This is an optimization exercise on Yosys and OpenROAD, whose aim is small area, a short achievable clock period and few clock cycles, not a production implementation.
In this exercise RTL edits were held to simulation tests only and were not proved equivalent to the original.
The series may have gaps, and a smaller design here may also do less where the tests do not look.

Figure 1. I/O nets highlighted (run 1).
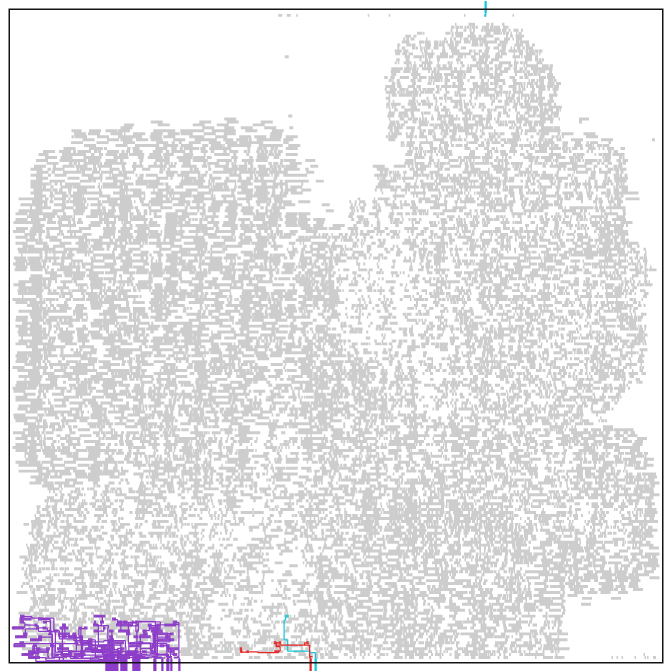
Figure 2. Clock routing (run 1).
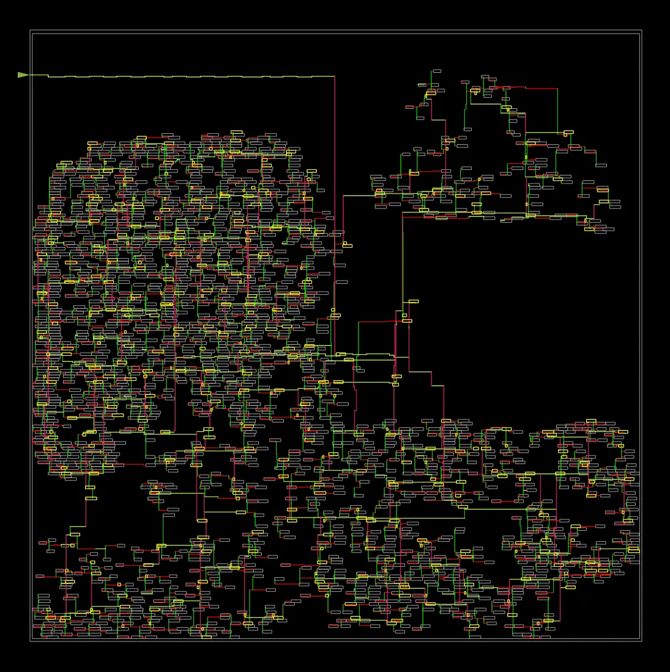
Figure 3. Track usage over the die (run 1).
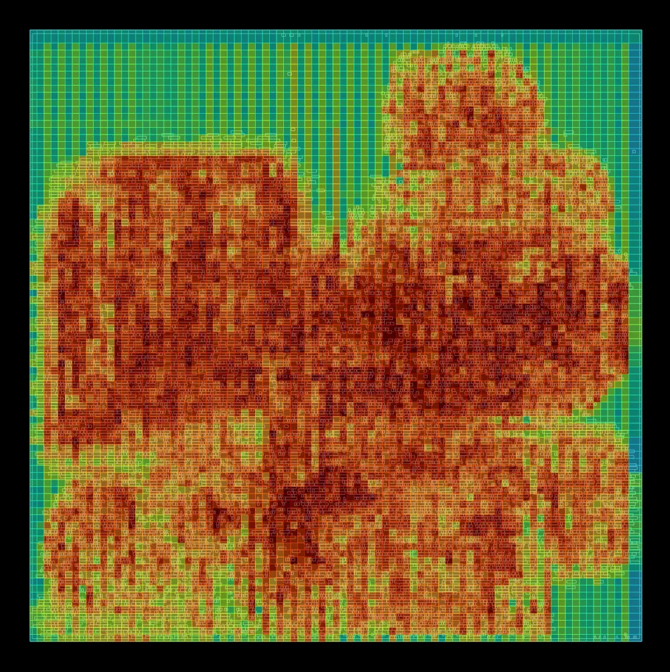
Figure 4. M2 wires (run 1).
Bar = 200 µm.
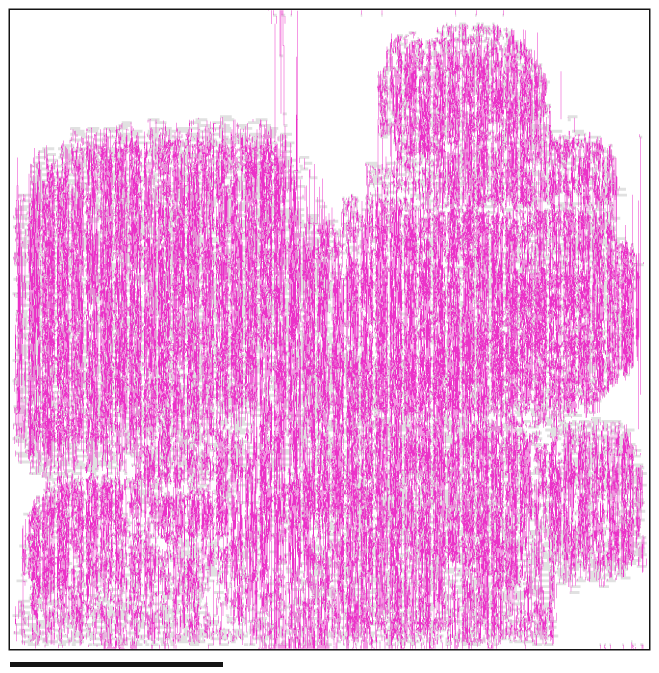
--- flow/design.v: outline only ---
// module frigate_cpu: 103 lines
// module hazard3_alu: 332 lines
// module hazard3_branchcmp: 173 lines
// module hazard3_core: 1485 lines
// module hazard3_add_fast: 28 lines
// module hazard3_cpu_2port: 299 lines
// module hazard3_csr: 1288 lines
// module hazard3_decode: 645 lines
// module hazard3_frontend: 505 lines
// module hazard3_instr_decompress: 422 lines
// module hazard3_irq_ctrl: 494 lines
// module hazard3_mul_fast: 221 lines
// module hazard3_mul_lo_booth: 809 lines
// module hazard3_muldiv_seq: 291 lines
// module hazard3_onehot_encode: 15 lines
// module hazard3_onehot_priority: 16 lines
// module hazard3_onehot_priority_dynamic: 46 lines
// module hazard3_pmp: 381 lines
// module hazard3_power_ctrl: 128 lines
// module hazard3_priority_encode: 23 lines
// module hazard3_regfile_1w2r: 67 lines
// module hazard3_shift_barrel: 85 lines
// module hazard3_triggers: 322 lines
module frigate_cpu (
	input  wire        clk,
	input  wire        rst_n,
	output wire [31:0] i_haddr,
	output wire [1:0]  i_htrans,
	output wire [2:0]  i_hsize,
	output wire [3:0]  i_hprot,
	input  wire        i_hready,
	input  wire [31:0] i_hrdata,
	output wire [31:0] d_haddr,
	output wire        d_hwrite,
	output wire [1:0]  d_htrans,
	output wire [2:0]  d_hsize,
	output wire [3:0]  d_hprot,
	output wire        d_hexcl,
	input  wire        d_hready,
	input  wire        d_hexokay,
	output wire [31:0] d_hwdata,
	input  wire [31:0] d_hrdata
);
  // ...
==> flow/flow/run.sh <==
#!/bin/bash
set -euo pipefail
MARGIN=11.5
bash standard.sh synth > synth.log 2>&1
bash standard.sh SETUP_SLACK_MARGIN=$MARGIN finish > layout.log 2>&1

drv_ok() {
	python3 - "$1" <<'PY'
import json, sys
r = json.load(open(sys.argv[1]))
bad = r.get("finish__timing__drv__max_slew", 0) or r.get("finish__timing__drv__max_cap", 0)
sys.exit(1 if bad else 0)
PY
}

REPORT=orfs/logs/sky130hd/frigate_cpu/base/6_report.json
n=1
for density in 0.64 0.56; do
	if drv_ok $REPORT; then
		break
	fi
	n=$((n + 1))
	bash standard.sh clean_floorplan clean_place clean_cts clean_route clean_finish > clean$n.log 2>&1
	bash standard.sh SETUP_SLACK_MARGIN=$MARGIN PLACE_DENSITY=$density finish > layout$n.log 2>&1
done
==> flow/standard.sh <==
#!/bin/bash
# synth_recipe.tcl (not shown) runs the flow's synth.tcl, then flattens the netlist and writes it again
# the make line also repeats each setting of config.mk as NAME=value (left out here)
make -C /OpenROAD-flow-scripts/flow DESIGN_CONFIG=/design/flow/config.mk WORK_HOME=/design/flow/orfs CLKGATE_MAP_FILE= SYNTH_SCRIPT=/design/flow/synth_recipe.tcl "${@:-finish}"
==> flow/config.mk <==
export PLATFORM = sky130hd
export DESIGN_NAME = frigate_cpu
export DESIGN_NICKNAME = frigate_cpu
export VERILOG_FILES = /design/flow/design.v
export SDC_FILE = /design/flow/constraint.sdc
export NUM_CORES = 8
export LEC_CHECK = 0
export CAP_MARGIN = 20
export CORE_MARGIN = 2
export CORE_UTILIZATION = 40
export SLEW_MARGIN = 20
==> flow/constraint.sdc <==
create_clock -name core_clock -period 20.0 [get_ports {clk}]
set_input_delay 4.0000 -clock core_clock [delete_from_list [all_inputs] [get_ports {clk}]]
set_output_delay 4.0000 -clock core_clock [all_outputs]
set_load 0.01 [all_outputs]
==> key figures, run 1 <==
Outcome
  – Outcome: finished clean

Yosys
  – Simple-gate share of the synthesized area: 0.1503
  – Number of synthesized flops with an enable pin: 1436
  – Post-Synth Adder-Cell Area: 0.05554
  – Avg Inst Size Synth: ~9 µm²
  – Fraction of registers with async set/reset: 0.2234
  – Xor and xnor area share after synthesis: 0.03819
  – Synth Area in Compound Gates: 0.2399
  – Synth top area share: 0.3042
  – Ys flop type: edfxtp_1
  – Area leader, netlist: edfxtp_1
  – Post-synthesis sequential area ratio: 0.4019
  – Warnings from Yosys: 26
  – Mapped Cells: between 15000 and 20000
  – Area contributors post-synth: edfxtp_1 (30%), dfrtp_1 (7.7%), a21oi_1 (4.2%), nand2_1 (4.2%), mux2i_1 (3.8%)
  – Largest family of logic cells by synthesized area: compound AO/OA/AOI/OAI gates
  – Synthesized area: between 100000 and 150000 µm²
  – Post-synthesis mux area share: 0.06506
  – #FFs+latches synth: approximately 2000
  – Cell variety after synth: approximately 120

STA
  – Worst-Margin Slew: 1366 ps
  – Relative slew slack: 0.06332
  – Final hold slack: approximately 470 ps
  – Sum Neg Setup Slack: 0 ps
  – Final Setup Violations: 0
  – Period utilisation layout: 0.4819
  – Min Tclk post-route: 9639 ps
  – Final hold violation count: 0
  – Fin. max-slew vios: 0
  – Fmax: approximately 0.10 GHz
  – Clock skew: between 100 and 150 ps
  – RSZ-0062 raised after global routing: yes

Worst setup path
  – Crit path kind: reg -> out
  – Crit path largest cell delay: approximately 540 ps
  – CP Depth: 27
  – Worst setup EP type: output pin
  – CP max-delay cell: o211ai_1
  – CP Buf/Inv Count: 8
  – Startpoint types: flop
  – Worst path top cell family by delay: compound AO/OA/AOI/OAI gates
  – Most frequent CP cell: buf_12
  – Crit Path Max Fanout: 8
  – Req. time, crit path: between 15000 and 20000 ps
  – Flop2flop setup slack: ~11000 ps
  – Register-to-Register Path Depth: roughly 50
  – Data arrival, critical path: 5640 ps

CTS
  – Clock-pin slew on the worst setup and hold paths: about 60 ps
  – Max H-tree Level: 4
  – CTS tree: done
  – Clock root buffer master: clkbuf_16
  – Num Clock Sinks: approximately 2000

Global route
  – First-pass GRT wire length: slightly above 1000000 µm
  – Pin count of the biggest net entering global routing: roughly 140
  – Initial antenna violation count: 89
  – Vias in the first global route: 131500
  – Total Routing Usage GR: 0.4048

Finish
  – Max reg flops: a little under 1000
  – Most frequent cells in the layout: nand2_1 (1532), edfxtp_1 (1436), a21oi_1 (1151)
  – Share of cells above drive strength 1: 0.1569
  – Layout Cells excl Fill: a little over 20000
  – Area Growth Syn to Fin: 16.47%
  – Fin nets: between 15000 and 20000
  – Commonest non-fill, non-tap cell in the layout: nand2_1
  – Final instance area: between 150000 and 200000 µm²
  – Fill cells: 33200

Floorplan
  – Die height: about 600 µm
  – Die width: 599.3 µm
  – Row count: 218
  – DIE AREA: approximately 360000 µm²
  – Starting Density: 0.4019
  – Core Region: roughly 350000 µm²
  – Top Ports: 185

Drt
  – Final wirelength: roughly 760000 µm
  – Total number of vias: around 150k
  – Iter 0 DRT Violations: approximately 27000
  – Routed met3 length: between 100000 and 150000 µm
  – DR top layer: met5
  – Vias/cell: slightly above 7
  – Antenna-violating nets left: 0
  – Drt pass-1 iters: 14
  – Met1 Routed Length: around 260000 µm
  – Wire length on met2: 298400 µm
  – Drc violations: 0

Place
  – Post-DP HPWL: 494700 µm
  – GP Congestion: between 1 and 1.5
  – PortBufs: 168
  – Placed cell count: 19590
  – Placed Area: between 100000 and 150000 µm²

Flow run
  – Maxcap violations: 0

Hold path
  – HP Class: reg -> reg
  – Worst Hold Depth: 1
Testbench counts for the RTL of run 1, summed over its fixed seeds: cycles 609,054.
About Figure 1:
Key: `i_hready` = red [bits 1, direction input, edge bottom, end cells 7, buffers 1, wire 110 µm]; `i_hrdata` = purple [bits 32, direction input, edge bottom, end cells 109, buffers 32, wire 2740 µm]; `i_htrans` = cyan [bits 2, direction output, edge 1 top, 1 bottom, end cells 2, buffers 1, wire 74.3 µm]

About Figure 2:
Seq cells: 2014
latest clock arrival within the worst-skew pair: 990 ps
clk_buf instances: 289
CTS buffer count: 227

About Figure 3:
wire per inst: 37.07 µm
final core utilization: 0.4681
GR Layer Usage met3: 0.1591
M1 GR Usage: 0.5043

About Figure 4:
The layer carries 298 mm of wire. The layer holds 39% of the routed length.

==> run 1: per-stage QoR <==
step | utilization | setup slack, ps
2_1_floorplan | - | 11500
3_3_place_gp | 0.4244 | 9066
3_5_place_dp | 0.4246 | 9121
4_1_cts | 0.4606 | 10590
5_1_grt | 0.4679 | 10330
6_report | 0.4681 | 10360
==> run 1: cell families (layout without fill, tap and decap cells) <==
kind of cell,Yosys count,count (layout)
compound gates,5104,5110
xor+xnor,618,619
fa+ha+maj,514,514
buf+inv,1771,1942
flops,2014,2014
mux,837,838
other cells,2,62
simple gates,4580,4582
==> run 1: timing repair <==
| action | 4_1_cts | 5_1_grt |
|---|---|---|
| hold buffers | 0 | 0 |
| setup buffers | 207 | 98 |
| gates resized for setup | 835 | 319 |
| endpoints found under the setup margin | 405 | 396 |
| pin swaps | 173 | 163 |
| gates cloned | 33 | 7 |
==> run 1: layer usage <==
| layer | global-route usage | vias to the layer above |
|---|---|---|
| met5 | 0.002406 | - |
| met1 | 0.5043 | 70070 |
| li1 | - | 58550 |
| met4 | 0.3031 | 50 |
| met3 | 0.1591 | 3623 |
| met2 | 0.5613 | 12840 |
==> run 1: cells in the mapped netlist, types with 142 or more instances <==
cell,instances
a211oi_1,228
a21oi_1,1203
a221oi_1,302
a22o_1,200
a22oi_1,542
a31oi_1,163
and3_1,142
clkbuf_1,1076
dfrtp_1,434
edfxtp_1,1436
fa_1,193
ha_1,318
inv_1,434
mux2_2,252
mux2i_1,538
nand2_1,1569
nand3_1,452
nand4_1,219
nor2_1,1200
nor3_1,251
o211ai_1,172
o21ai_0,944
o22ai_1,360
xnor2_1,431
xor2_1,187
==> run 1: cell type report <==
type / instances / area (µm²) / area share
Sequential cell: 2014 / 56990 / 0.3452
Inverter: 463 / 1859 / 0.01126
Timing Repair Buffer: 1052 / 9884 / 0.05987
Tap cell: 4730 / 5918 / 0.03585
Clock inverter: 137 / 1598 / 0.009678
Timing Repair inverter: 1 / 5.005 / 0.00003032
Antenna cell: 46 / 115.1 / 0.0006973
Clock buffer: 289 / 6247 / 0.03784
Multi-Input combinational cell: 11680 / 82470 / 0.4995
## Run 2: what changed since run 1
--- a/flow/flow/run.sh
+++ b/flow/flow/run.sh
@@ -1,6 +1,6 @@
 #!/bin/bash
 set -euo pipefail
-MARGIN=11.5
+MARGIN=10
 bash standard.sh synth > synth.log 2>&1
 bash standard.sh SETUP_SLACK_MARGIN=$MARGIN finish > layout.log 2>&1
 
Figure 5. I/O nets highlighted (run 2).
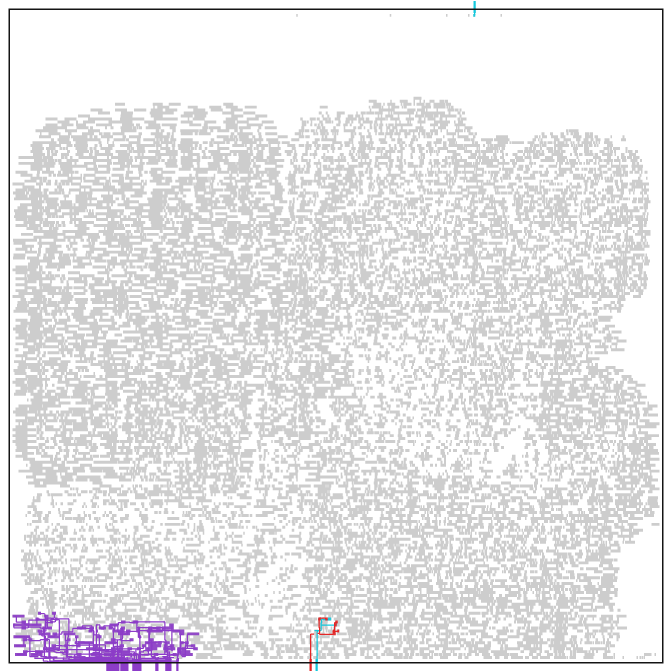
Key: `i_hrdata` = purple [bits 32, direction input, edge bottom, end cells 109, buffers 32, wire 2770 µm]; `i_htrans` = cyan [bits 2, direction output, edge 1 top, 1 bottom, end cells 2, buffers 1, wire 77.2 µm]; `i_hready` = red [bits 1, direction input, edge bottom, end cells 7, buffers 1, wire 85.7 µm]

Figure 6. Track usage over the die (run 2).
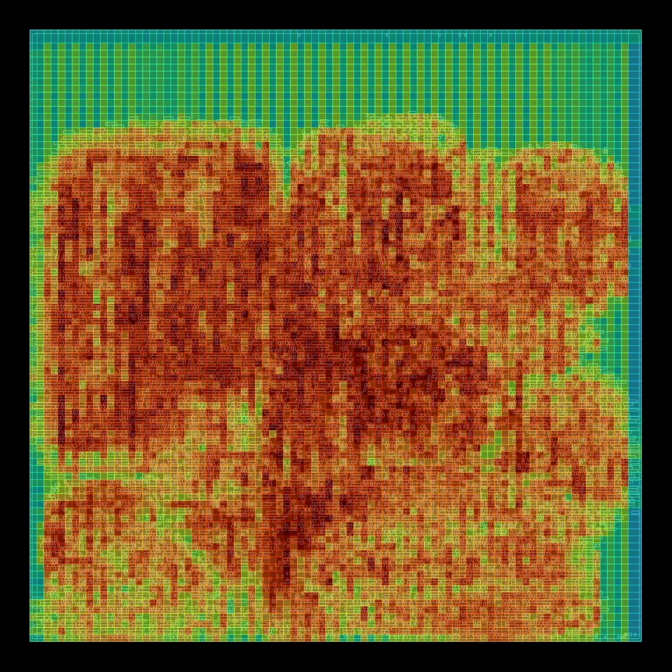
GR Layer Usage met3: 0.1351
gr busiest metal: met2
wire per inst: 36.07 µm
Total Routing Usage GR: 0.3865

==> key figures, run 2 <==
Yosys
  – Synth top area share: 0.3042 (unchanged)
  – Mapped Cells: 15440 (unchanged)
  – Count leader, synth: nand2_1 (unchanged)
  – Ys flop type: edfxtp_1 (unchanged)
  – Number of synthesized flops with an enable pin: 1436 (unchanged)
  – #FFs+latches synth: 2014 (unchanged)
  – Synth top cells by count: nand2_1 (1569), edfxtp_1 (1436), a21oi_1 (1203) (unchanged)
  – Warnings from Yosys: 26 (unchanged)
  – Post-synthesis sequential area ratio: 0.4019 (unchanged)
  – Cell variety after synth: 122 (unchanged)
  – Avg Inst Size Synth: 9.180 µm² (unchanged)

Place
  – Post-DP HPWL: 488200 µm (was 494700 µm)
  – Placed cell count: 19600 (was 19590)
  – Placed Area: 149700 µm² (about the same)
  – Place WS: 8664 ps (was 9121 ps)

STA
  – Worst-Margin Slew: 1372 ps (was 1366 ps)
  – RSZ-0062 raised after global routing: yes (unchanged)
  – Min Tclk post-route: 10040 ps (was 9639 ps)
  – Period utilisation layout: 0.5018 (was 0.4819)
  – Fin worst setup slack: 9963 ps (was 10360 ps)
  – Fin. max-slew vios: 0 (unchanged)
  – Sum Neg Setup Slack: 0 ps (unchanged)
  – Relative slew slack: 0.07599 (was 0.06332)

CTS
  – CTS tree: done (unchanged)
  – Max H-tree Level: 4 (unchanged)
  – Clock-pin slew on the worst setup and hold paths: 70 ps (was 60 ps)
  – CTS buffer count: 221 (was 227)
  – Clock root buffer master: clkbuf_16 (unchanged)
  – Hold_buf cts: 0 (unchanged)

Finish
  – Fill cells: 33830 (was 33200)
  – Most frequent cells in the layout: nand2_1 (1554), edfxtp_1 (1436), a21oi_1 (1187) (was nand2_1 (1532), edfxtp_1 (1436), a21oi_1 (1151))
  – Final instance area: 159100 µm² (was 165100 µm²)
  – Area Growth Syn to Fin: 12.21% (was 16.47%)
  – Layout Cells excl Fill: 20130 (was 20410)
  – Fin nets: 15770 (was 16020)

Drt
  – Final wirelength: 725900 µm (was 756600 µm)
  – Antenna-violating nets left: 0 (unchanged)
  – Drc violations: 0 (unchanged)
  – Vias/cell: 7.023 (was 7.111)
  – Drt pass-1 iters: 10 (was 14)
  – Iter 0 DRT Violations: 25340 (was 27360)

Worst setup path
  – Crit path largest cell delay: 590 ps (was 540 ps)
  – Startpoint types: flop (unchanged)
  – Req. time, crit path: 16000 ps (about the same)
  – Crit Path Max Fanout: 21 (was 8)
  – Worst setup EP type: output pin (unchanged)
  – Most frequent CP cell: buf_12 (unchanged)

Floorplan
  – Starting Density: 0.4019 (unchanged)
  – Die width: 599.3 µm (unchanged)
  – Die height: 599.3 µm (unchanged)
  – Top Ports: 185 (unchanged)

Flow run
  – Maxcap violations: 0 (unchanged)

Outcome
  – Outcome: finished clean (unchanged)

Global route
  – Vias in the first global route: 128300 (was 131500)

Hold path
  – HP Class: reg -> reg (unchanged)
Figure 7. Clock routing (run 2).
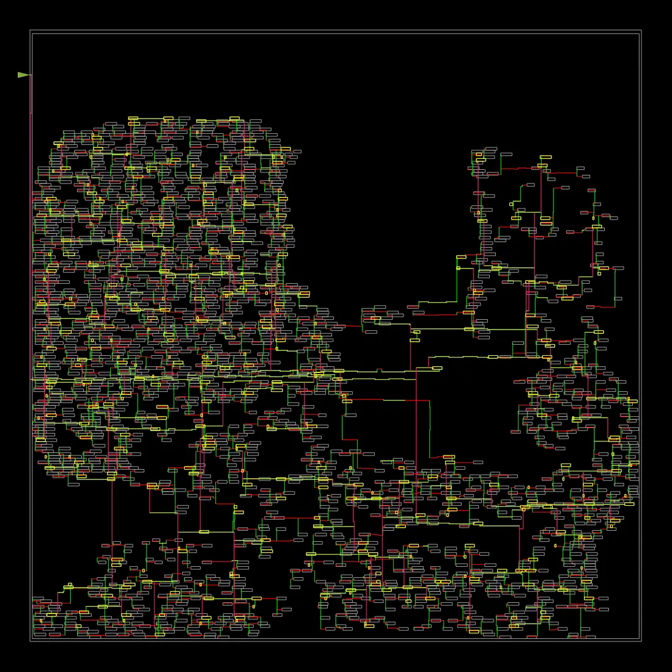
Num Clock Sinks: 2014
clock skew: 182.2 ps
latest clock arrival within the worst-skew pair: 1040 ps

-- run 2: layout make-up --
type	instances	area (µm²)	share of cell area
inverters	463	1823	0.01146
repair buffers	819	7277	0.04575
diodes	25	62.56	0.0003933
multi-input cells	11670	79620	0.5006
clock inverters	113	1289	0.008102
clock buffers	292	6083	0.03825
flip-flops and latches	2014	56980	0.3583
well taps	4730	5918	0.03721
-- run 2: logic make-up after synthesis --
group,synth area share
multiplexers,0.06506
other,0.00005298
XOR/XNOR,0.03819
buffers and inverters,0.04915
flip-flops,0.4019
AND/OR/NAND/NOR,0.1503
adder cells (fa/ha/maj),0.05554
AO/OA/AOI/OAI,0.2399
-- run 2: critical path: cells and delay by family (launching register included) --
kind | cells | cell delay (ps)
and+or+nand+nor | 5 | 1120
buffers and inverters | 6 | 1840
adders and majority gates | 1 | 380
AOI/OAI and AO/OA | 8 | 1310
DFF | 1 | 470
-- run 2: layer usage --
| layer | GRT usage | share of wire | wire length, µm |
|---|---|---|---|
| met5 | 0 | 0.00060 | 436 |
| met4 | 0.2674 | 0.088 | 63940 |
| met3 | 0.1351 | 0.15 | 107400 |
| met2 | 0.5415 | 0.40 | 289900 |
| met1 | 0.4964 | 0.36 | 264200 |
-- run 2: repair_timing --
item / in CTS / in global routing
setup buffers: 28 / 55
endpoints found under the setup margin: 97 / 94
gates resized for setup: 119 / 129
cloned: 3 / 10
pin swaps: 10 / 27
Figure 8. M2 wires (run 2).
Bar = 200 µm.
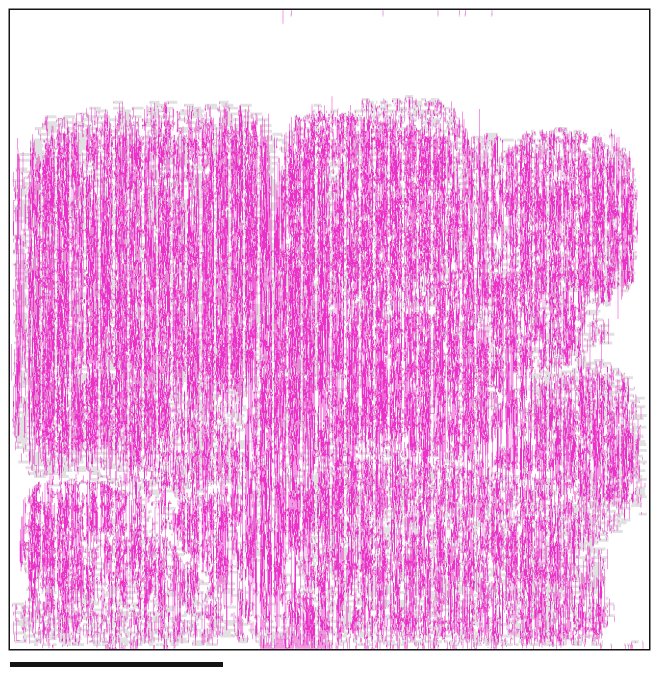

## Run 3: what changed since run 2
--- a/flow/flow/run.sh
+++ b/flow/flow/run.sh
@@ -1,6 +1,6 @@
 #!/bin/bash
 set -euo pipefail
-MARGIN=10
+MARGIN=11
 bash standard.sh synth > synth.log 2>&1
 bash standard.sh SETUP_SLACK_MARGIN=$MARGIN finish > layout.log 2>&1
 
--- a/flow/config.mk
+++ b/flow/config.mk
@@ -7,5 +7,5 @@
 export LEC_CHECK = 0
 export CAP_MARGIN = 20
 export CORE_MARGIN = 2
-export CORE_UTILIZATION = 40
+export CORE_UTILIZATION = 50
 export SLEW_MARGIN = 20
Figure 9. M2 wires (run 3).
Bar = 200 µm.
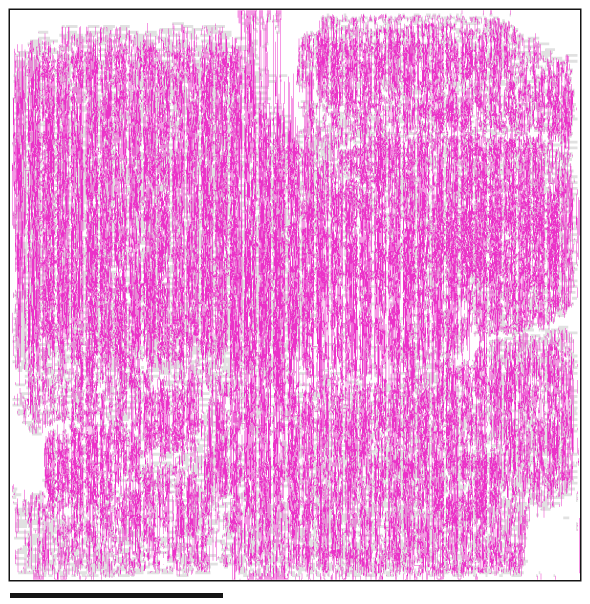
The wires run mostly vertical. The layer holds 39% of the routed length. The layer carries 287 mm of wire. The longest straight run is 176 µm. 12925 nets have wire on it.

Figure 10. Clock routing (run 3).
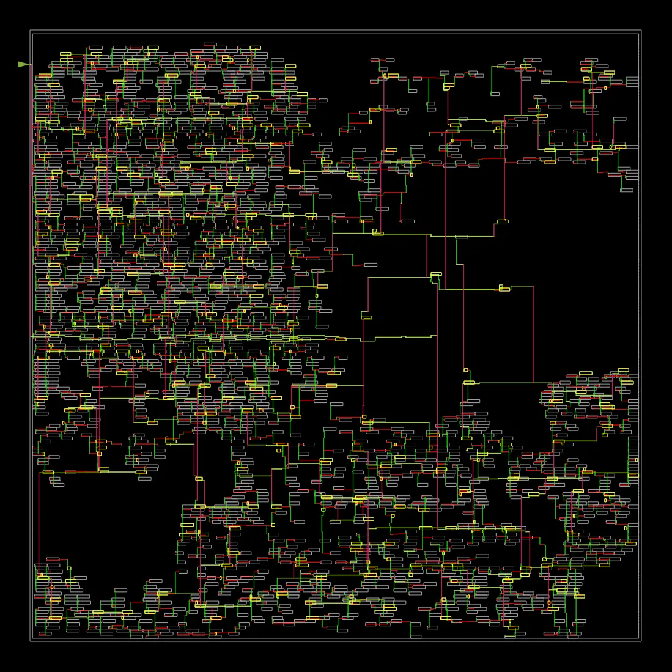
latest clock arrival within the worst-skew pair: 1020 ps
clk_buf instances: 284
CTS buffer count: 223

==> key figures, run 3 <==
Place
  – Placed cell count: 18600 (was 19600)
  – Placed Area: 148500 µm² (was 149700 µm²)
  – Place WS: 8912 ps (was 8664 ps)
  – GP Congestion: 1.087 (was 1.083)

Outcome
  – Outcome: finished clean (unchanged)

STA
  – Period utilisation layout: 0.4804 (was 0.5018)
  – Sum Neg Setup Slack: 0 ps (unchanged)
  – RSZ-0062 raised after global routing: yes (unchanged)
  – Final Setup Violations: 0 (unchanged)
  – Min Tclk post-route: 9609 ps (was 10040 ps)
  – Relative slew slack: 0.08795 (was 0.07599)
  – Clock skew: 136.3 ps (was 182.2 ps)
  – Fin worst setup slack: 10390 ps (was 9963 ps)

Worst setup path
  – Crit path largest cell delay: 490 ps (was 590 ps)
  – Req. time, crit path: 16000 ps (about the same)
  – Startpoint types: flop (unchanged)
  – Flop2flop setup slack: 10770 ps (was 10200 ps)
  – Worst setup EP type: output pin (unchanged)
  – Data arrival, critical path: 5610 ps (was 6040 ps)
  – CP max-delay cell: dfrtp_2 (was clkdlybuf4s50_1)
  – Register-to-Register Path Depth: 26 (was 30)
  – Crit Path Max Fanout: 7 (was 21)

Drt
  – Total number of vias: 145000 (was 141300)
  – Vias/cell: 7.499 (was 7.023)
  – Final wirelength: 742000 µm (was 725900 µm)
  – Drt pass-1 iters: 22 (was 10)
  – Iter 0 DRT Violations: 29130 (was 25340)
  – Wire per inst: 38.38 µm (was 36.07 µm)
  – Antenna-violating nets left: 0 (unchanged)

Yosys
  – Warnings from Yosys: 26 (unchanged)
  – Cell variety after synth: 122 (unchanged)
  – Mapped Cells: 15440 (unchanged)
  – Number of synthesized flops with an enable pin: 1436 (unchanged)
  – Synth top cells by count: nand2_1 (1569), edfxtp_1 (1436), a21oi_1 (1203) (unchanged)
  – Ys flop type: edfxtp_1 (unchanged)
  – Post-synthesis sequential area ratio: 0.4019 (unchanged)
  – Synth top area share: 0.3042 (unchanged)
  – Area leader, netlist: edfxtp_1 (unchanged)
  – Fraction of registers with async set/reset: 0.2234 (unchanged)
  – Synthesized area: 141700 µm² (unchanged)
  – Area contributors post-synth: edfxtp_1 (30%), dfrtp_1 (7.7%), a21oi_1 (4.2%), nand2_1 (4.2%), mux2i_1 (3.8%) (unchanged)

Finish
  – Share of cells above drive strength 1: 0.1389 (was 0.1154)
  – Layout Cells excl Fill: 19340 (was 20130)
  – Area Growth Syn to Fin: 13.98% (was 12.21%)
  – FF+latch area: 56980 µm² (about the same)
  – Final instance area: 161600 µm² (was 159100 µm²)
  – Multi-input logic area: 80900 µm² (was 79620 µm²)
  – Fill cells: 24900 (was 33830)
  – Commonest non-fill, non-tap cell in the layout: nand2_1 (unchanged)
  – Most frequent cells in the layout: nand2_1 (1536), edfxtp_1 (1436), a21oi_1 (1173) (was nand2_1 (1554), edfxtp_1 (1436), a21oi_1 (1187))
  – Max reg flops: 992 (unchanged)
  – Fin nets: 15930 (was 15770)

Floorplan
  – Top Ports: 185 (unchanged)
  – Starting Density: 0.5026 (was 0.4019)
  – Row count: 195 (was 218)
  – Die width: 536.4 µm (was 599.3 µm)
  – Core Region: 282000 µm² (was 352700 µm²)

CTS
  – Clock root buffer master: clkbuf_16 (unchanged)
  – Num Clock Sinks: 2014 (unchanged)
  – Max H-tree Level: 4 (unchanged)
  – CTS tree: done (unchanged)
  – Clock-pin slew on the worst setup and hold paths: 70 ps (about the same)

Flow run
  – Maxcap violations: 0 (unchanged)

Hold path
  – HP Class: reg -> reg (unchanged)
  – Worst Hold Depth: 1 (unchanged)

Global route
  – Initial antenna violation count: 50 (was 73)
  – Vias in the first global route: 130700 (was 128300)
Figure 11. Track usage over the die (run 3).
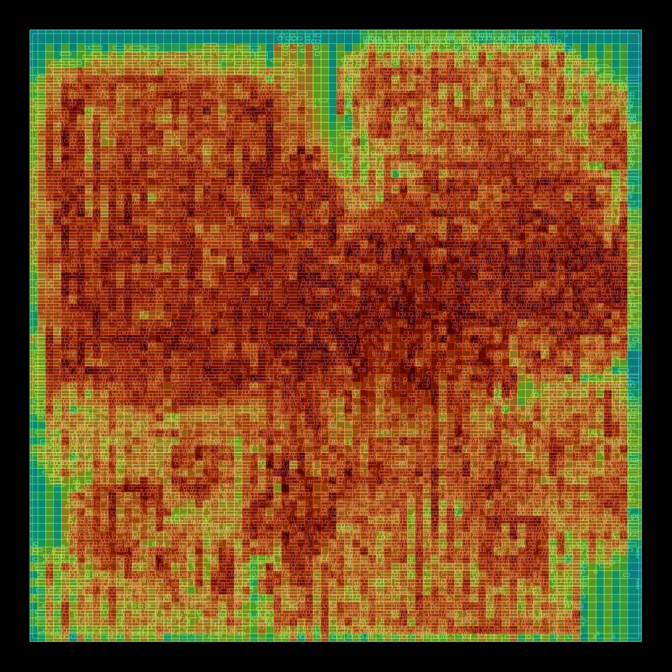
M1 GR Usage: 0.6222
GR Layer Usage met3: 0.2019
final core utilization: 0.5728
met2 usage: 0.6720
Total Routing Usage GR: 0.4943

[run 3: cell counts after synthesis]
No cell type changed its count.
[run 3: timing repair]
action                     in CTS  in global routing
setup buffers                 127                 91
hold buffers                    0                  0
setup endpoints to repair     290                270
pin swaps                      72                113
gates resized for setup       519                273
gates cloned                   29                 11
[run 3: worst max-delay path: cells and delay by family, from the launching register on]
| family | cells | cell delay [ps] |
|---|---|---|
| muxes | 1 | 280 |
| DFF | 1 | 490 |
| and+or+nand+nor | 2 | 550 |
| AOI/OAI and AO/OA | 11 | 2100 |
| adders and majority gates | 1 | 350 |
| buffers and inverters | 5 | 910 |
[run 3: cell type report]
| class | count | area share |
|---|---|---|
| multi-input cells | 11680 | 0.5008 |
| flip-flops and latches | 2014 | 0.3527 |
| repair buffers | 969 | 0.05743 |
| clock buffers | 284 | 0.03781 |
| well taps | 3743 | 0.02899 |
| inverters | 463 | 0.01204 |
| clock inverters | 133 | 0.009449 |
| diodes | 51 | 0.0007900 |
| repair inverters | 1 | 0.00003098 |
[run 3: cell families after synthesis]
family                     Yosys count  share of synthesized area
and+or+nand+nor                   4580                     0.1503
other                                2                 0.00005298
buffers and inverters             1771                    0.04915
adders and majority gates          514                    0.05554
muxes                              837                    0.06506
xor gates and xnor gates           618                    0.03819
DFF                               2014                     0.4019
AOI/OAI and AO/OA                 5104                     0.2399
[run 3: stage by stage]
| step | utilization | hold WS (ps) |
|---|---|---|
| final | 0.5728 | 401.9 |
| after global routing | 0.5724 | 437.8 |
| after CTS | 0.5651 | 408.0 |
| after detailed placement | 0.5266 | 412.6 |
| after global placement | 0.5262 | 410.7 |
| after floorplan | - | 404.4 |
[run 3: routing by layer]
metal  global-route usage  vias up  routed length, µm
li1                     -    58350                  -
met1               0.6222    69100             255800
met2               0.6720    13770             287400
met3               0.2019     3725             123100
met4               0.3742       38              75140
met5             0.009539        -                652
Figure 12. I/O nets highlighted (run 3).
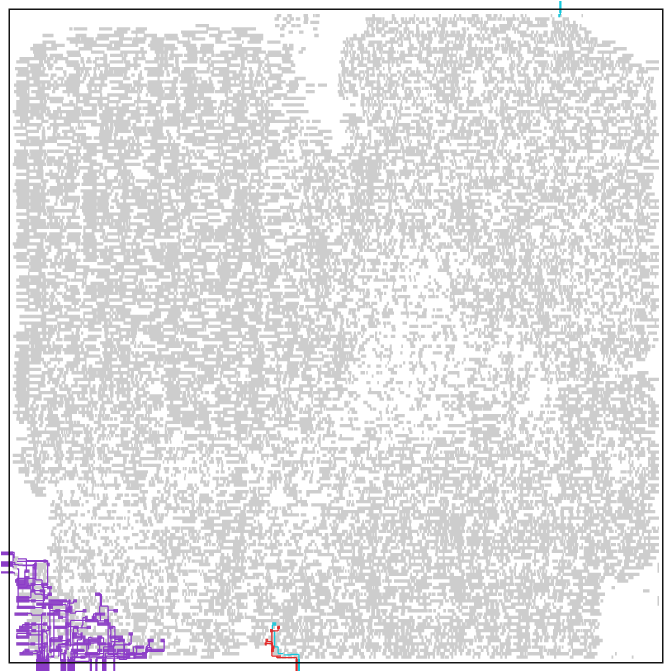

## Run 4: what changed since run 3
--- a/flow/design.v
+++ b/flow/design.v
@@ -590,25 +590,26 @@
 wire [W_DATA-1:0] ca = {op_a[W_DATA-1] ^ !cmp_is_unsigned, op_a[W_DATA-2:0]};
 wire [W_DATA-1:0] cb = {op_b[W_DATA-1] ^ !cmp_is_unsigned, op_b[W_DATA-2:0]};
 wire [(L+1)*W_DATA-1:0] t_lt;
-wire [(L+1)*W_DATA-1:0] t_eq;
+wire [(L+1)*W_DATA-1:0] t_gt;
 assign t_lt[0 +: W_DATA] = ~ca & cb;
-assign t_eq[0 +: W_DATA] = ~(ca ^ cb);
+assign t_gt[0 +: W_DATA] = ca & ~cb;
 genvar lv, i;
 generate
 for (lv = 0; lv < L; lv = lv + 1) begin: level
 	for (i = 0; i < (W_DATA >> (lv + 1)); i = i + 1) begin: node
 		assign t_lt[(lv + 1) * W_DATA + i] = t_lt[lv * W_DATA + 2 * i + 1] |
-			(t_eq[lv * W_DATA + 2 * i + 1] & t_lt[lv * W_DATA + 2 * i]);
-		assign t_eq[(lv + 1) * W_DATA + i] = t_eq[lv * W_DATA + 2 * i + 1] & t_eq[lv * W_DATA + 2 * i];
+			(!t_gt[lv * W_DATA + 2 * i + 1] & t_lt[lv * W_DATA + 2 * i]);
+		assign t_gt[(lv + 1) * W_DATA + i] = t_gt[lv * W_DATA + 2 * i + 1] |
+			(!t_lt[lv * W_DATA + 2 * i + 1] & t_gt[lv * W_DATA + 2 * i]);
 	end
 	for (i = (W_DATA >> (lv + 1)); i < W_DATA; i = i + 1) begin: unused
 		assign t_lt[(lv + 1) * W_DATA + i] = 1'b0;
-		assign t_eq[(lv + 1) * W_DATA + i] = 1'b0;
+		assign t_gt[(lv + 1) * W_DATA + i] = 1'b0;
 	end
 end
 endgenerate
 wire lt = t_lt[L * W_DATA];
-wire ne = !t_eq[L * W_DATA];
+wire ne = t_lt[L * W_DATA] | t_gt[L * W_DATA];
 assign cmp = aluop[0] ? ne : lt;
 endmodule
 `default_nettype wire
@@ -1602,10 +1603,14 @@
 end
 endgenerate
 wire x_is_jal = d_branchcond == BCOND_ALWAYS && !d_addr_is_regoffs && !d_partial_predicted_branch;
+wire x_take_if_cmp  = d_branchcond == BCOND_ZERO && x_branch_was_predicted ||
+                      d_branchcond == BCOND_NZERO && !x_branch_was_predicted;
+wire x_take_if_ncmp = d_branchcond == BCOND_ZERO && !x_branch_was_predicted ||
+                      d_branchcond == BCOND_NZERO && x_branch_was_predicted;
 wire x_jump_req_unchecked = !x_stall_on_raw && (
 	d_branchcond == BCOND_ALWAYS && !(x_branch_was_predicted && x_is_jal) ||
-	d_branchcond == BCOND_ZERO && !x_branch_cmp ||
-	d_branchcond == BCOND_NZERO && x_branch_cmp
+	x_take_if_cmp && x_branch_cmp_noinvert ||
+	x_take_if_ncmp && !x_branch_cmp_noinvert
 );
 assign x_jump_req = x_jump_req_unchecked && !x_jump_misaligned && !x_exec_pmp_fail && !x_trig_break;
 assign x_btb_set = |BRANCH_PREDICTOR && (
--- a/flow/flow/run.sh
+++ b/flow/flow/run.sh
@@ -1,6 +1,6 @@
 #!/bin/bash
 set -euo pipefail
-MARGIN=11
+MARGIN=12
 bash standard.sh synth > synth.log 2>&1
 bash standard.sh SETUP_SLACK_MARGIN=$MARGIN finish > layout.log 2>&1
 
--- a/flow/config.mk
+++ b/flow/config.mk
@@ -7,5 +7,5 @@
 export LEC_CHECK = 0
 export CAP_MARGIN = 20
 export CORE_MARGIN = 2
-export CORE_UTILIZATION = 50
+export CORE_UTILIZATION = 40
 export SLEW_MARGIN = 20
Figure 13. I/O nets highlighted (run 4).
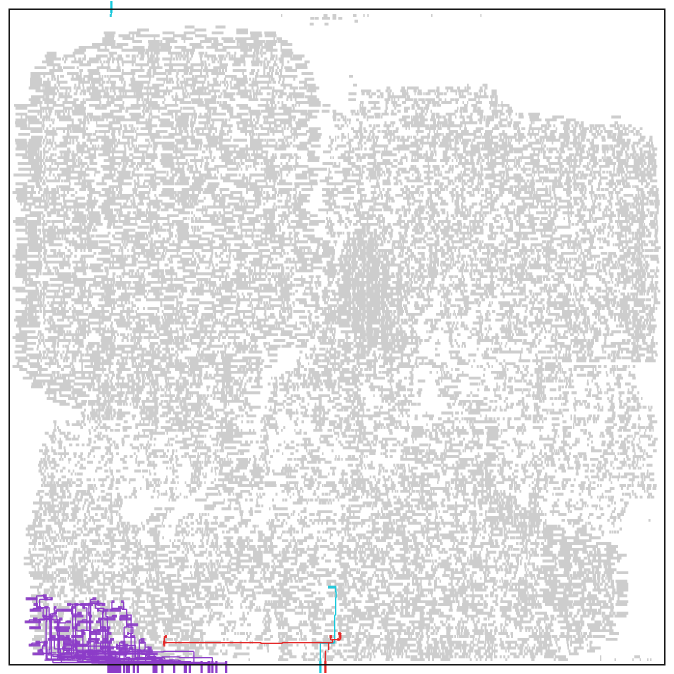
Key: `i_hrdata` = purple [bits 32, direction input, edge bottom, end cells 114, buffers 32, wire 3910 µm]; `i_hready` = red [bits 1, direction input, edge bottom, end cells 7, buffers 1, wire 212 µm]; `i_htrans` = cyan [bits 2, direction output, edge 1 top, 1 bottom, end cells 2, buffers 1, wire 93.1 µm]

Figure 14. M2 wires (run 4).
Bar = 200 µm.
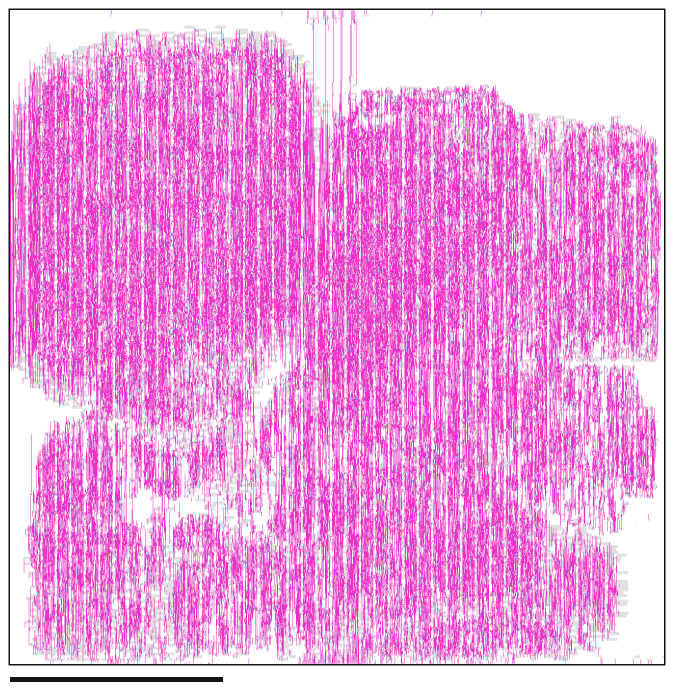
The longest straight run is 247 µm. The layer holds 38% of the routed length. The layer carries 348 mm of wire. 14498 nets have wire on it. The wires run mostly vertical.

==> key figures, run 4 <==
Floorplan
  – Die width: 613.0 µm (was 536.4 µm)
  – DIE AREA: 375800 µm² (was 287800 µm²)

Yosys
  – Fraction of registers with async set/reset: 0.2234 (unchanged)
  – Mapped Cells: 17040 (was 15440)
  – Number of synthesized flops with an enable pin: 1436 (unchanged)
  – Warnings from Yosys: 26 (unchanged)
  – Area leader, netlist: edfxtp_1 (unchanged)
  – Area contributors post-synth: edfxtp_1 (29%), dfrtp_1 (7.3%), nand3_1 (6.6%), nand2_1 (4.2%), o21ai_0 (3.6%) (was edfxtp_1 (30%), dfrtp_1 (7.7%), a21oi_1 (4.2%), nand2_1 (4.2%), mux2i_1 (3.8%))
  – Ys flop type: edfxtp_1 (unchanged)
  – Post-synthesis sequential area ratio: 0.3840 (was 0.4019)
  – Synth top area share: 0.2906 (was 0.3042)
  – #FFs+latches synth: 2014 (unchanged)

Worst setup path
  – Register-to-Register Path Depth: 26 (unchanged)
  – Flop2flop setup slack: 11410 ps (was 10770 ps)
  – Req. time, crit path: 16000 ps (about the same)
  – Crit path kind: reg -> out (unchanged)
  – Data arrival, critical path: 6130 ps (was 5610 ps)

Place
  – GP Congestion: 1.030 (was 1.087)
  – PortBufs: 168 (unchanged)
  – Post-DP HPWL: 578100 µm (was 481100 µm)

STA
  – Fin. max-slew vios: 0 (unchanged)
  – Final hold violation count: 0 (unchanged)
  – Relative slew slack: 0.1284 (was 0.08795)
  – RSZ-0062 raised after global routing: yes (unchanged)
  – Final hold slack: 400.9 ps (was 401.9 ps)
  – Period utilisation layout: 0.5063 (was 0.4804)
  – Worst-Margin Slew: 1303 ps (was 1353 ps)
  – Clock skew: 181.2 ps (was 136.3 ps)

Outcome
  – Outcome: finished clean (unchanged)

Finish
  – Fin nets: 17810 (was 15930)
  – Most frequent cells in the layout: nand3_1 (1928), nand2_1 (1574), edfxtp_1 (1436) (was nand2_1 (1536), edfxtp_1 (1436), a21oi_1 (1173))
  – Commonest non-fill, non-tap cell in the layout: nand3_1 (was nand2_1)
  – Share of cells above drive strength 1: 0.1838 (was 0.1389)
  – Max reg flops: 992 (unchanged)
  – Fill cells: 35040 (was 24900)

Flow run
  – Maxcap violations: 0 (unchanged)

CTS
  – Clock-pin slew on the worst setup and hold paths: 70 ps (about the same)
  – Hold_buf cts: 0 (unchanged)
  – Latest clock arrival within the worst-skew pair: 1070 ps (was 1020 ps)
  – CTS tree: done (unchanged)

Hold path
  – HP Class: reg -> reg (unchanged)

Drt
  – Iter 0 DRT Violations: 33110 (was 29130)
  – Total number of vias: 165400 (was 145000)
  – Vias/cell: 7.346 (was 7.499)

Global route
  – First-pass GRT wire length: 1221000 µm (was 1015000 µm)
  – Initial antenna violation count: 119 (was 50)
  – Pin count of the biggest net entering global routing: 138 (was 85)
  – Vias in the first global route: 148700 (was 130700)
Testbench counts for the RTL of run 4, summed over its fixed seeds: cycles 609,054.
Figure 15. Track usage over the die (run 4).
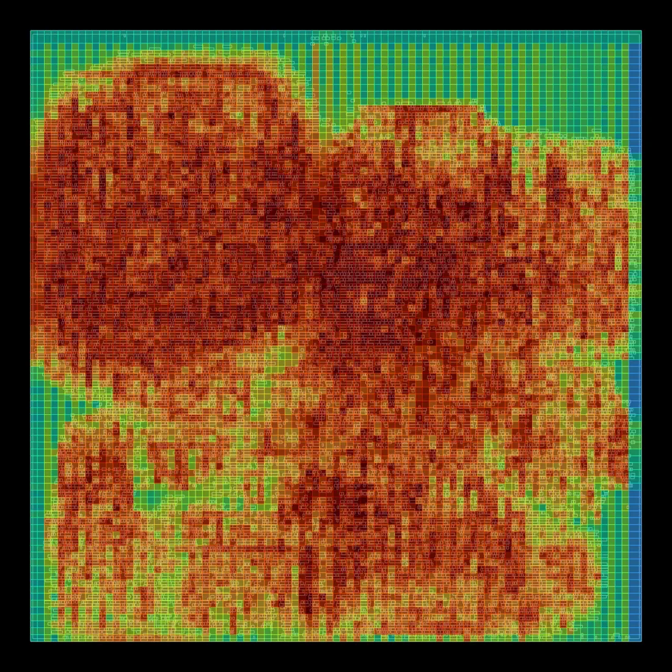
final core utilization: 0.4830
GR Layer Usage met3: 0.2131
wire per inst: 40.22 µm
met2 usage: 0.6213

[run 4: per-stage QoR]
stage	worst slack (ps)	cells	cell area, µm²	utilization
6_report	9874	22520	178300	0.4830
5_1_grt	9915	22440	178100	0.4825
4_1_cts	10230	22240	174200	0.4719
3_5_place_dp	9383	21320	157300	0.4262
3_3_place_gp	9494	21320	157300	0.4260
2_1_floorplan	11370	17060	149000	-
[run 4: cell type report]
type | instances | area, µm² | area share
multi-input combinational | 13130 | 90470 | 0.5074
clock buffer | 315 | 6588 | 0.03695
clock inverter | 123 | 1470 | 0.008246
timing repair buffer | 1495 | 14730 | 0.08264
antenna | 104 | 260.3 | 0.001460
inverter | 394 | 1525 | 0.008554
tap | 4950 | 6193 | 0.03474
sequential | 2014 | 57060 | 0.3200
[run 4: worst max-delay path, delay by kind of cell, from the launching register on]
family / cells / cell delay, ps
AOI/OAI and AO/OA: 4 / 1160
buffers and inverters: 15 / 2470
DFF: 1 / 490
and+or+nand+nor: 9 / 1070
[run 4: routing by layer]
layer  part of all wire  wire length [µm]
met1               0.34            311100
met2               0.38            348100
met3               0.16            146200
met4               0.11             98430
met5             0.0020              1783
[run 4: cells by family after synthesis]
group,after synthesis,synth area share
and+or+nand+nor,6545,0.2099
AOI/OAI and AO/OA,4553,0.2031
DFF,2014,0.3840
buffers and inverters,1930,0.05041
muxes,790,0.05866
xor gates and xnor gates,631,0.03725
adders and majority gates,576,0.05671
other,2,0.00005062
[run 4: what timing repair did]
action | 4_1_cts | 5_1_grt
gates resized for setup | 1035 | 608
endpoints found under the setup margin | 628 | 365
pin swaps | 222 | 274
setup buffers | 419 | 162
cloned | 68 | 9

what the ideal ports hide:
Ports are ideal in the flow. The routed layouts listed here were re-timed in OpenROAD. Step 1, drivers: a clkbuf_16 drives clk and a buf_2 each remaining input, both assumed. Step 2 moves the port delays by t, midway between the first and last clock arrival at a register: inputs arrive t later, outputs are due t later. That takes back most of the time a late clock gives input paths. Three values: ideal, step 1, step 2; two values: the first two.
run	t (ns)	slack for setup (ns)	hold WS [ns]	worst setup path after step 2	worst register clock-pin slew, ns
run 1	1.023	10.361 / 10.261 / 10.336	0.470 / 0.470 / 0.470	input to register	0.10 / 0.10
run 2	1.059	9.963 / 9.849 / 9.223	0.440 / 0.440 / 0.440	input to register	0.09 / 0.09
run 3	1.057	10.391 / 10.282 / 9.977	0.402 / 0.402 / 0.402	input to register	0.08 / 0.08
run 4	1.107	9.874 / 9.747 / 10.714	0.401 / 0.401 / 0.401	input to register	0.08 / 0.08
After both steps setup and hold are still met in every run listed. The setup slack of run 2, which loses most, moves by -0.114 ns with the drivers and by -0.740 ns with both steps.
